From an optimization exercise on the open Yosys and OpenROAD flow, aimed at small area, a short achievable clock period and few clock cycles; shortcuts taken in it are not production practice. Only simulation tests tie the RTL to the original design; equivalence was not proved. Not every run is shown, and edits may drop behaviour that the tests do not exercise.

## flow/design.v in outline (module list and top-level ports)
// module HAMMING_IP: 66 lines
// module MDC: 1829 lines
module MDC(clk, rst_n, in_valid, in_data, in_mode, out_valid, out_data);
  // ...
==> flow/flow/run.sh <==
#!/bin/bash
set -euo pipefail
bash standard.sh SETUP_SLACK_MARGIN=7 TNS_END_PERCENT=25 \
  "BUFFER_PORTS_ARGS=-buffer_cell sky130_fd_sc_hd__buf_2" finish > standard.log 2>&1
==> flow/standard.sh <==
#!/bin/bash
# synth_recipe.tcl (not shown) runs the flow's synth.tcl, then flattens the netlist and writes it again
# the make line also repeats each setting of config.mk as NAME=value (left out here)
make -C /OpenROAD-flow-scripts/flow DESIGN_CONFIG=/design/flow/config.mk WORK_HOME=/design/flow/orfs CLKGATE_MAP_FILE= SYNTH_SCRIPT=/design/flow/synth_recipe.tcl "${@:-finish}"
==> flow/config.mk <==
export PLATFORM = sky130hd
export DESIGN_NAME = MDC
export DESIGN_NICKNAME = MDC
export VERILOG_FILES = /design/flow/design.v
export SDC_FILE = /design/flow/constraint.sdc
export NUM_CORES = 4
export LEC_CHECK = 0
export CAP_MARGIN = 20
export CORE_MARGIN = 2
export CORE_UTILIZATION = 45
export SLEW_MARGIN = 20
==> flow/constraint.sdc <==
create_clock -name core_clock -period 11.0 [get_ports {clk}]
set_input_delay 2.2000 -clock core_clock [delete_from_list [all_inputs] [get_ports {clk}]]
set_output_delay 2.2000 -clock core_clock [all_outputs]
set_load 0.01 [all_outputs]
Figure 1. Cell density map (run 1).
Drawn at 1 px/um. The die is cut into 34 by 34 equal tiles; black is low, pale yellow is high, 0 to 100% covered.
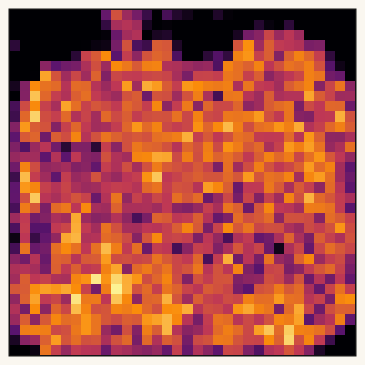
9.9% of the tiles are nearly empty. 7.5% of the tiles are over 75% full. The fullest tile reaches 97%.
Starting Density: 45.2%
Util after Layout: 51.0%
core area: 0.116 mm2

Figure 2. Clock routing (run 1).
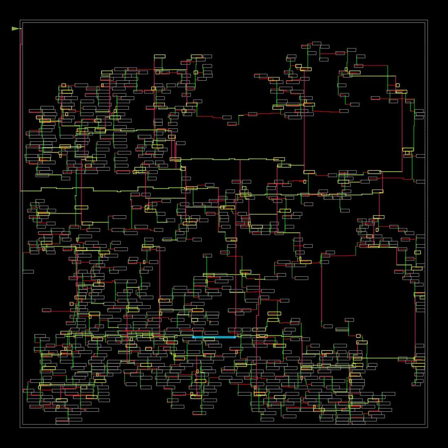
Worst Skew: 0.0337 ns
Seq cells: 749
clock buffers: 107
total CTS buffers: 85

Figure 3. Met2 routing (run 1).
Drawn at 1.5 px/um.
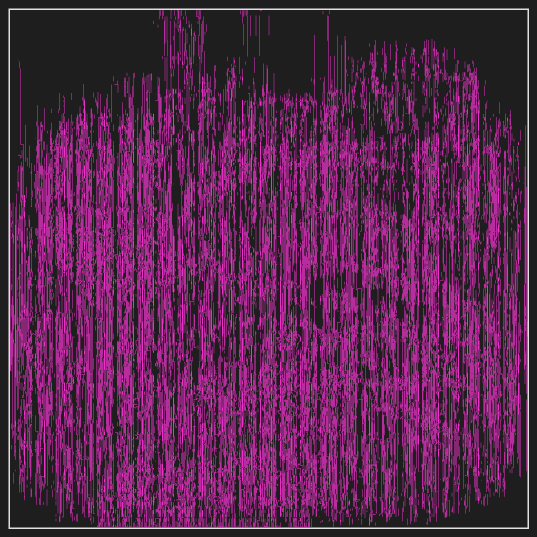
The layer holds 42% of the routed length. The layer carries 107 mm of wire. 4970 nets have wire on it. The wires run mostly vertical.

==> impl_metrics.json, run 1 <==
{
  "fmax_mhz": 214,
  "grt_max_degree": 67,
  "clkSlewWorstSetupHoldPaths_ns": 0.06,
  "dr.first_iter.drc_count": 8773,
  "port_buffers": 234,
  "yosysWarningCount": 1,
  "drc": 0,
  "multi_input_area_mm2": 0.0302,
  "startpoint_type": "flop",
  "io_pins": 235,
  "crit_fanout": 2,
  "worstSetupPathType": "flop to primary output",
  "cts_buffer_depth": 3,
  "rows": 125,
  "clock-sinks": 749,
  "fin_tns_setup_ns": 0,
  "hold_class": "flop to flop",
  "drt_pass1_iterations": 15,
  "die_w_um": 345,
  "ff_latch_area_mm2": 0.0189,
  "synth_async_sr_flop_share_pct": 6.01,
  "slew_headroom_pct": 16.4,
  "synth_fp_nets": 5861,
  "hpwl_um": 186000,
  "ctsRootBufferMaster": "clkbuf_16",
  "ys_ff_latch": 749,
  "hold_viol": 0,
  "dpl-instance-area_mm2": 0.0548,
  "finalNetCount": 5905,
  "globalRouteOverflowTotal": 0,
  "antenna_found_initial": 16,
  "syn_area_per_cell_um2": 9.83,
  "cts_tree": "done",
  "syn-cell-area_mm2": 0.0523,
  "r2r_slack_ns": 6.93,
  "setup_viol": 0,
  "drive_above_1_share_pct": 12.8,
  "grt_pass1_vias": 45100,
  "placedCellCount": 6743,
  "synth-edff-count": 367,
  "crit_path_end_kind": "primary output",
  "wire_per_inst_um": 36.5,
  "dp_slack_ns": 6.36,
  "seq_area_frac_synth_pct": 36.1,
  "maxCapViolCount": 0,
  "synth_flop_cell": "edfxtp_1",
  "final_antenna_net_count": 0,
  "layout.cells.non_filler": 6976,
  "yosys.area.top_type": "edfxtp_1",
  "ff2ff_path_depth": 9,
  "synthDistinctLibCells": 80,
  "period_share_pct": 42.6,
  "finalCriticalPeriod_ns": 4.68,
  "worst_pin_slew_ns": 1.25,
  "fin_ws_ns": 6.32,
  "final_cell_area_mm2": 0.0590,
  "fill_cells": 10700,
  "die-area_mm2": 0.119,
  "whs_path_depth": 1,
  "grt_pass1_wl_um": 350000,
  "clk_latency_ns": 0.74,
  "yosys-top-cells-area": "edfxtp_1, fa_1, dfxtp_1, a22oi_1, xnor2_1",
  "die_h_um": 345,
  "critPathRequiredTime_ns": 8.80,
  "area_growth_pct": 12.8,
  "viasPerCell": 6.84,
  "via_count": 47700,
  "wl_um": 254000,
  "gp_congestion": 1.07,
  "synth_top_area_share_pct": 21.1,
  "cp_data_arrival_time_ns": 2.48,
  "h-tree-depth": 3,
  "synthCells": 5323,
  "outcome": "complete, no violations",
  "rsz0062_at_grt": "true",
  "slew_violations": 0,
  "grt_util_all_layers_pct": 41.9
}
Testbench counts for the RTL of run 1, summed over its fixed seeds: cycles 33,619.
-- run 1: worst max-delay path: stages, from the launching register on --
cell      delay, ns
edfxtp_1       0.58
a222oi_1       0.88
inv_1          0.09
buf_2          0.21
-- run 1: routing by layer --
| metal | vias up | wire length [um] | track usage (%) | part of all wire [%] |
|---|---|---|---|---|
| met4 | 10 | 25500 | 32.4 | 10 |
| met1 | 23400 | 86600 | 49.8 | 34 |
| met2 | 4042 | 107000 | 61.7 | 42 |
| li1 | 19100 | - | - | - |
| met5 | - | 285 | 1.28 | 0.11 |
| met3 | 1136 | 34800 | 15.0 | 14 |
-- run 1: through the flow --
stage / hold WS [ns]
CTS: 0.509
global placement: 0.486
global route: 0.551
detailed placement: 0.510
floorplan: 0.457
finish: 0.511
-- run 1: cell usage in the layout, fill, tap and decap left out, types with 29 or more instances in the layout --
cell type  netlist  layout
nand3_1         68      68
and2_1          42      42
nand2_1        527     509
edfxtp_1       367     367
nand4_1         29      29
a221oi_1        65      65
xor2_1         177     171
xnor2_1        296     284
a22oi_1        471     471
inv_1          522     522
o21ai_0        250     249
buf_6            0      32
a22o_1         115     109
nor3_1          41      41
a221o_1        119     118
a31oi_1         48      48
ha_1           158     158
buf_2            3     209
mux2i_1         47      46
a222oi_1       110     110
nor2_1         165     157
dfxtp_1        337     323
a21oi_1        179     178
buf_4            0     134
fa_1           353     353
clkbuf_16        0      92
a21o_1          56      56
-- run 1: cell usage after synthesis (all sizes together) (5+ instances only) --
cell type,instances
nand4,29
clkbuf,383
a211o,5
a211oi,19
dfrtp,45
nand2,527
buf,66
a22o,115
o21bai,8
a222oi,110
nor3,41
xor2,178
xnor2,296
or3,7
and3,24
o211ai,8
a31oi,48
nand2b,19
mux2,21
a221oi,65
inv,524
nor2b,19
a21oi,180
a221o,119
nand3,68
nor4,10
dfxtp,337
o31a,5
and4,10
edfxtp,367
o21a,15
o22ai,5
ha,158
a22oi,471
nor3b,13
o311ai,7
or2,25
nor2,165
o21ai,255
a2111oi,5
fa,353
mux2i,47
a21o,56
and2,42
-- run 1: cell type report --
cell class,count,area share (%)
flip-flops and latches,749,32.1
clock buffers,107,3.97
clock inverters,53,0.935
well taps,1524,3.23
repair buffers,403,5.11
diodes,12,0.0509
multi-input cells,3601,51.2
inverters,527,3.35
-- run 1: cell families (layout without fill, tap and decap cells) --
| kind of cell | count (synthesis) | count (layout) | synth area share, % |
|---|---|---|---|
| AO/OA/AOI/OAI | 1534 | 1534 | 21.6 |
| XOR/XNOR | 475 | 475 | 7.99 |
| adder cells (fa/ha/maj) | 512 | 512 | 17.3 |
| buffers and inverters | 976 | 1090 | 7.01 |
| flip-flops | 749 | 749 | 36.1 |
| multiplexers | 68 | 68 | 1.35 |
| other | 0 | 12 | 0 |
| AND/OR/NAND/NOR | 1009 | 1012 | 8.61 |
-- run 1: repair_timing --
action	CTS	global route
pin swaps	14	17
gates resized for setup	64	67
setup buffers	31	15
hold buffers	0	0
endpoints found under the hold margin	0	0
endpoints found under the setup margin	210	256
gates cloned	6	7
Figure 4. M3 wires (run 1).
Drawn at 1.5 px/um. Cells faint in the background.
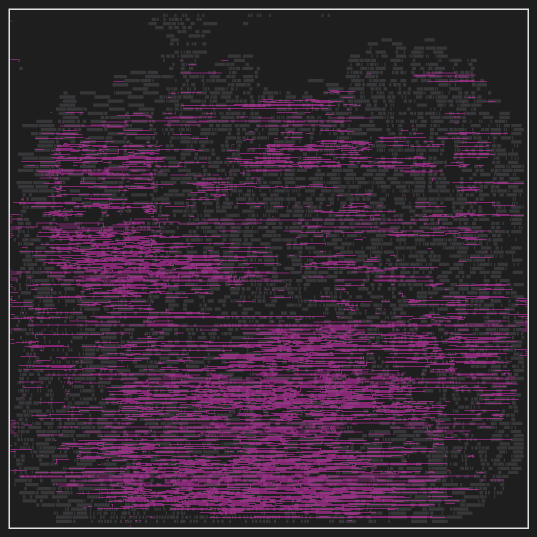

==> inputs of run 2 (changes only) <==
--- a/flow/config.mk
+++ b/flow/config.mk
@@ -8,4 +8,4 @@
 export CAP_MARGIN = 20
 export CORE_MARGIN = 2
 export CORE_UTILIZATION = 45
-export SLEW_MARGIN = 20
+export SLEW_MARGIN = 60
Figure 5. M3 wires (run 2).
Drawn at 1.5 px/um. Cells faint in the background.
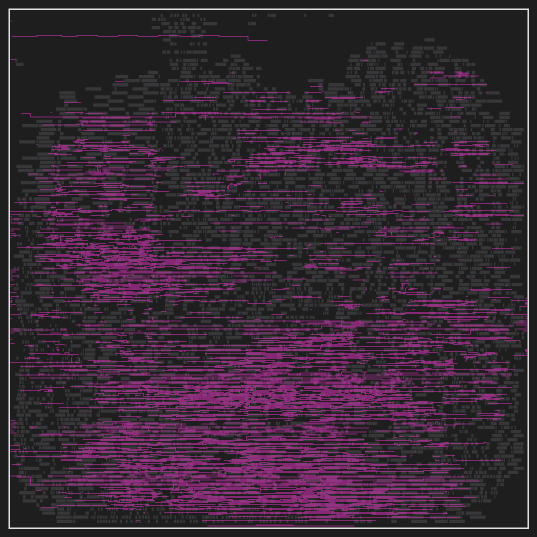
The layer carries 34.7 mm of wire. 1024 nets have wire on it. The longest straight run is 169 um. The layer holds 14% of the routed length.

Figure 6. The worst timing path (run 2).
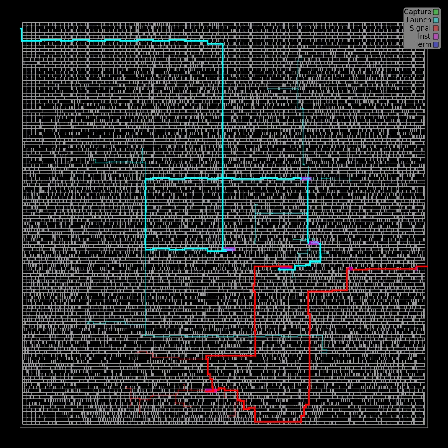
Tmin final: 4.31 ns
min setup slack post-route: 6.69 ns

==> impl_metrics.json, run 2 <==
{
  "yosys.area.top_type": "edfxtp_1",
  "critPathRequiredTime_ns": 8.80,
  "period_share_pct": 39.2,
  "grt_pass1_wl_um": 348000,
  "grt_use_met2_pct": 61.2,
  "grt_max_degree": 67,
  "synth-edff-count": 367,
  "antenna_found_initial": 13,
  "seq_area_frac_synth_pct": 36.1,
  "wire_per_inst_um": 36.1,
  "synth_flop_cell": "edfxtp_1",
  "path_depth": 3,
  "crit_fanout": 22,
  "met1_usage_pct": 49.4,
  "cts_tree": "done",
  "yosysWarningCount": 1,
  "fin_tns_setup_ns": 0,
  "hold_class": "flop to flop",
  "grt.busiest_layer": "met2",
  "final_common_cell": "inv_1",
  "io_pins": 235,
  "h-tree-depth": 3,
  "synth_commonest_cells": "nand2_1, inv_1, a22oi_1, clkbuf_1, edfxtp_1",
  "finalNetCount": 5930,
  "drive_above_1_share_pct": 15.0,
  "slew_violations": 0,
  "final_cell_mix": "inv_1, nand2_1, a22oi_1, edfxtp_1, fa_1",
  "clkSlewWorstSetupHoldPaths_ns": 0.06,
  "dr.first_iter.drc_count": 9030,
  "via_count": 47700,
  "worstSetupPathType": "flop to primary output",
  "area_growth_pct": 13.7,
  "rows": 125,
  "cts_buffer_depth": 3,
  "startpoint_type": "flop",
  "synthDistinctLibCells": 80,
  "dpl-instance-area_mm2": 0.0556,
  "r2r_slack_ns": 6.99,
  "critical-path-max-stage-delay_ns": 0.61,
  "die_w_um": 345,
  "hold_viol": 0,
  "cp_slowest_cell": "dfrtp_4",
  "port_buffers": 234,
  "cts-hold-fix-buffers": 0,
  "cts_made_buffers": 83,
  "crit_buf_inv": 2,
  "synthCells": 5323,
  "final_cell_area_mm2": 0.0595,
  "gp_congestion": 1.07,
  "gr-usage-met3_pct": 14.9,
  "yosys-top-cells-area": "edfxtp_1, fa_1, dfxtp_1, a22oi_1, xnor2_1",
  "ff2ff_path_depth": 10,
  "grt_util_all_layers_pct": 41.5,
  "initial_utilization_pct": 45.2,
  "fill_cells": 10700,
  "hpwl_um": 188000,
  "ctsRootBufferMaster": "clkbuf_16",
  "ys_ff_latch": 749,
  "maxCapViolCount": 0,
  "viasPerCell": 6.81,
  "syn-cell-area_mm2": 0.0523,
  "cp_cell_sequence": "clkbuf_16 > a221o_1 > buf_2",
  "synth.most_common_cell": "nand2_1",
  "worst_pin_slew_ns": 0.681,
  "whs_path_depth": 1,
  "grt_pass1_vias": 45200,
  "crit_family": "flip-flops",
  "fmax_mhz": 232,
  "globalRouteOverflowTotal": 0,
  "crit_path_end_kind": "primary output",
  "synth_fp_nets": 5861,
  "synth_async_sr_flop_share_pct": 6.01,
  "fin_worst_skew_ns": 0.0311,
  "clk_latency_ns": 0.72,
  "synth_top_area_share_pct": 21.1,
  "drt_pass1_iterations": 13,
  "clock-sinks": 749,
  "setup_viol": 0,
  "syn_area_per_cell_um2": 9.83,
  "coreArea_mm2": 0.116,
  "die-area_mm2": 0.119,
  "cp_data_arrival_time_ns": 2.11,
  "slew_headroom_pct": 54.6,
  "wl_um": 252000,
  "final_antenna_net_count": 0,
  "drc": 0,
  "die_h_um": 345,
  "rsz0062_at_grt": "true",
  "outcome": "complete, no violations"
}
==> run 2: changes by cell type in the layout (fill, tap and decap cells not counted), sizes merged <==
cell	delta
buf	+30
diode	-2
nor2	-1
clkbuf	+4
clkinv	-13
clkinvlp	+5
inv	-2
==> run 2: final cells by class <==
| class | count | area, um2 | area share (%) |
|---|---|---|---|
| multi-input cells | 3600 | 30500 | 51.3 |
| flip-flops and latches | 749 | 19000 | 32.0 |
| repair buffers | 431 | 3110 | 5.23 |
| clock buffers | 113 | 2350 | 3.96 |
| inverters | 527 | 1980 | 3.33 |
| well taps | 1524 | 1910 | 3.20 |
| clock inverters | 43 | 518 | 0.871 |
| diodes | 10 | 25.0 | 0.0421 |
==> run 2: cell families after synthesis <==
| family | after synthesis | share of synthesized area, % |
|---|---|---|
| buffers and inverters | 976 | 7.01 |
| AO/OA/AOI/OAI | 1534 | 21.6 |
| XOR/XNOR | 475 | 7.99 |
| flip-flops | 749 | 36.1 |
| multiplexers | 68 | 1.35 |
| AND/OR/NAND/NOR | 1009 | 8.61 |
| adder cells (fa/ha/maj) | 512 | 17.3 |
==> run 2: what timing repair did <==
item,4_1_cts,5_1_grt
pin swaps,9,15
setup endpoints to repair,205,215
setup buffers,13,21
gates resized for setup,22,46
cloned,1,3
==> run 2: routing by layer <==
metal	routed length (um)	up-vias	part of all wire, %
met3	34700	1083	14
li1	-	19200	-
met4	24500	14	9.7
met5	287	-	0.11
met2	107000	3909	43
met1	85600	23500	34
==> run 2: through the flow <==
| step | setup WS [ns] | hold WS (ns) | cells | utilization (%) |
|---|---|---|---|---|
| 2_1_floorplan | 6.90 | 0.457 | 5323 | - |
| 3_3_place_gp | 6.32 | 0.486 | 6742 | 47.3 |
| 3_5_place_dp | 6.42 | 0.502 | 6778 | 48.1 |
| 4_1_cts | 6.73 | 0.514 | 6948 | 50.8 |
| 5_1_grt | 6.71 | 0.556 | 6990 | 51.4 |
| 6_report | 6.69 | 0.521 | 6997 | 51.4 |
Figure 7. Clock routing (run 2).
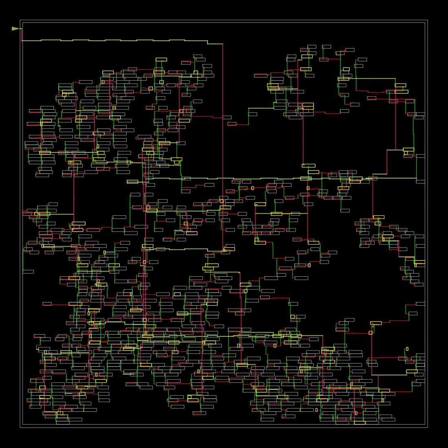

==> inputs of run 3 (changes only) <==
==> flow/flow/run.sh (replaced) <==
#!/bin/bash
set -euo pipefail
bash standard.sh SETUP_SLACK_MARGIN=6.75 TNS_END_PERCENT=25 \
  "BUFFER_PORTS_ARGS=-buffer_cell sky130_fd_sc_hd__buf_2" finish > standard.log 2>&1
Figure 8. Clock routing (run 3).
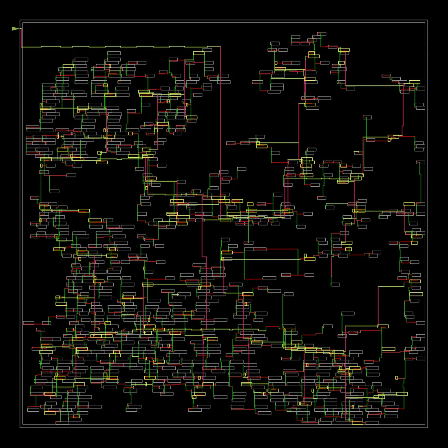
CTS sink count: 749
clock buffers: 121
Clk Latency, worst-skew pair: 0.71 ns
total CTS buffers: 89

Figure 9. M3 wires (run 3).
Drawn at 1.5 px/um. Cells faint in the background.
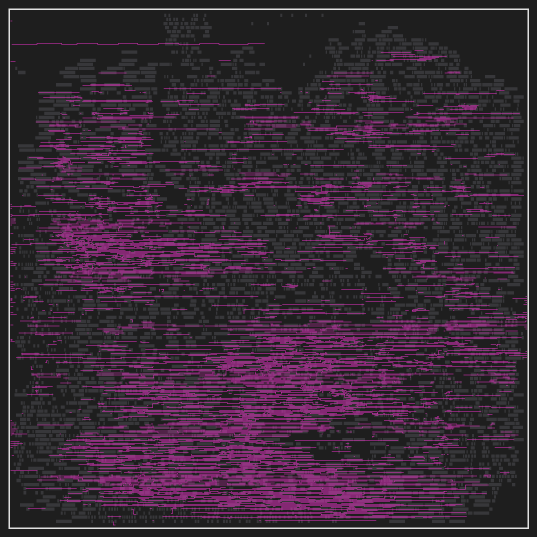
1009 nets have wire on it. The wires run mostly horizontal. The longest straight run is 182 um. The layer carries 33.7 mm of wire.

==> impl_metrics.json, run 3 <==
{
  "outcome": "complete, no violations",
  "fin_worst_skew_ns": 0.0312,
  "grt_util_all_layers_pct": 42.3,
  "coreArea_mm2": 0.116,
  "yosys-top-cells-area": "edfxtp_1, fa_1, dfxtp_1, a22oi_1, xnor2_1",
  "die_w_um": 345,
  "grt_pass1_vias": 45900,
  "dp_slack_ns": 6.40,
  "die_h_um": 345,
  "final_cell_mix": "nand2_1, inv_1, a22oi_1, edfxtp_1, fa_1",
  "synth-compound-area-share_pct": 21.6,
  "yosys.area.top_type": "edfxtp_1",
  "synth_commonest_cells": "nand2_1, inv_1, a22oi_1, clkbuf_1, edfxtp_1",
  "fmax_mhz": 228,
  "ctsRootBufferMaster": "clkbuf_16",
  "whs_path_depth": 1,
  "wl_um": 256000,
  "globalRouteOverflowTotal": 0,
  "synth-edff-count": 367,
  "gp_congestion": 1.06,
  "dpl-instance-area_mm2": 0.0556,
  "ff_latch_area_mm2": 0.0190,
  "synthCells": 5323,
  "area_growth_pct": 13.7,
  "syn-cell-area_mm2": 0.0523,
  "synth-simple-area-share_pct": 8.61,
  "drt_pass1_iterations": 14,
  "period_share_pct": 39.9,
  "initial_utilization_pct": 45.2,
  "critPathRequiredTime_ns": 8.80,
  "slew_violations": 0,
  "final_cell_area_mm2": 0.0595,
  "synth_flop_cell": "edfxtp_1",
  "cts_buffer_depth": 3,
  "crit_fanout": 33,
  "hold_class": "flop to flop",
  "ff2ff_path_depth": 10,
  "fin_tns_setup_ns": 0,
  "worstSetupPathType": "flop to primary output",
  "grt_max_degree": 67,
  "slew_headroom_pct": 53.1,
  "syn_area_per_cell_um2": 9.83,
  "synth_fa_ha_area_share_pct": 17.3,
  "wire_per_inst_um": 36.6,
  "final_antenna_net_count": 0,
  "synth-xor-area-share_pct": 7.99,
  "hold_viol": 0,
  "cts-hold-fix-buffers": 0,
  "fill_cells": 10700,
  "cts_tree": "done",
  "synth_top_family_by_area": "compound AO/OA/AOI/OAI gates",
  "holdWs_ns": 0.525,
  "io_pins": 235,
  "placedCellCount": 6775,
  "fin_ws_ns": 6.61,
  "startpoint_type": "flop",
  "multi_input_area_mm2": 0.0304,
  "hpwl_um": 191000,
  "h-tree-depth": 3,
  "die-area_mm2": 0.119,
  "maxCapViolCount": 0,
  "rows": 125,
  "layout.cells.non_filler": 6998,
  "synth_fp_nets": 5861,
  "antenna_found_initial": 23,
  "synthMuxAreaShare_pct": 1.35,
  "via_count": 47600,
  "synth.most_common_cell": "nand2_1",
  "yosysWarningCount": 1,
  "synth_top_area_share_pct": 21.1,
  "finalCriticalPeriod_ns": 4.39,
  "r2r_slack_ns": 6.82,
  "viasPerCell": 6.80,
  "ys_ff_latch": 749,
  "crit_path_end_kind": "primary output",
  "seq_area_frac_synth_pct": 36.1,
  "synth_async_sr_flop_share_pct": 6.01,
  "dr.first_iter.drc_count": 8167,
  "drive_above_1_share_pct": 14.4,
  "final_common_cell": "nand2_1",
  "clkSlewWorstSetupHoldPaths_ns": 0.07,
  "worst_pin_slew_ns": 0.704,
  "setup_viol": 0,
  "port_buffers": 234,
  "grt_pass1_wl_um": 353000,
  "drc": 0,
  "finalNetCount": 5921,
  "rsz0062_at_grt": "true",
  "synthDistinctLibCells": 80,
  "cp_data_arrival_time_ns": 2.19
}
-- run 3: cell count changes in the layout (fill, tap and decap cells not counted), moves of 6 or more --
cell | before | now
buf_6 | 37 | 22
dfxtp_1 | 257 | 271
dfxtp_2 | 74 | 60
buf_12 | 17 | 9
buf_2 | 228 | 236
nand2_1 | 517 | 525
nand2_4 | 8 | 0
buf_16 | 2 | 9
bufinv_16 | 5 | 11
clkinvlp_4 | 9 | 3
xnor2_2 | 16 | 10
-- run 3: repair_timing --
action	CTS	global route
resized for setup	10	9
endpoints found under the setup margin	136	126
setup buffers	10	14
pin swaps	1	3
gates cloned	3	0
endpoints found under the hold margin	0	0
-- run 3: stage by stage --
stage	utilization [%]
floorplan	-
global placement	47.3
detailed placement	48.0
CTS	51.0
global route	51.3
finish	51.4
-- run 3: layer usage --
layer	share of wire, %	global-route usage (%)
met1	34	49.1
met4	10	34.9
met3	13	16.0
met5	0.039	0
met2	42	61.9
-- run 3: cell type report --
type                       count  area share, %
tap                         1524           3.21
inverter                     527           3.34
clock inverter                46           1.12
timing repair buffer         418           4.96
clock buffer                 121           4.20
antenna                       15         0.0631
sequential                   749           32.0
multi-input combinational   3598           51.1
-- run 3: cell families (layout without fill, tap and decap cells) --
family | after synthesis | in the layout
buffers and inverters | 976 | 1112
multiplexers | 68 | 68
other | 0 | 15
AND/OR/NAND/NOR | 1009 | 1009
AO/OA/AOI/OAI | 1534 | 1534
flip-flops | 749 | 749
XOR/XNOR | 475 | 475
adder cells (fa/ha/maj) | 512 | 512
-- run 3: worst max-delay path, stage by stage (launching register included) --
cell and delay [ns]:
dfrtp_4 0.63, buf_12 0.25, a221o_1 0.40, buf_2 0.19

-- what the ideal ports hide --
How much do the figures lean on ideal ports? The routed layouts below were timed once more, with nothing changed but the port constraints. Step 1: set_driving_cell puts a clkbuf_16 on clk and a buf_2 on each other input, an assumption about the parent block. Step 2 adds t to the input delays and takes it off the output delays; t is the mean of the earliest and latest rising clock arrival at the registers after step 1. Input paths then give back, and output paths get back, about the clock's delay inside the block. a / b / c = ideal ports / drivers / drivers and shift; a / b = the first two.
run	t, ns	slack for setup (ns)	clock arrival spread, ns	pins driven straight from the clock port
run 1	0.803	6.319 / 6.237 / 6.359	0.034 / 0.033	1
run 2	0.786	6.692 / 6.611 / 6.324	0.032 / 0.031	1
run 3	0.775	6.612 / 6.537 / 6.370	0.031 / 0.032	1
After both steps setup and hold are still met in every run listed. The setup slack of run 2, which loses most, moves by -0.081 ns with the drivers and by -0.368 ns with both steps.
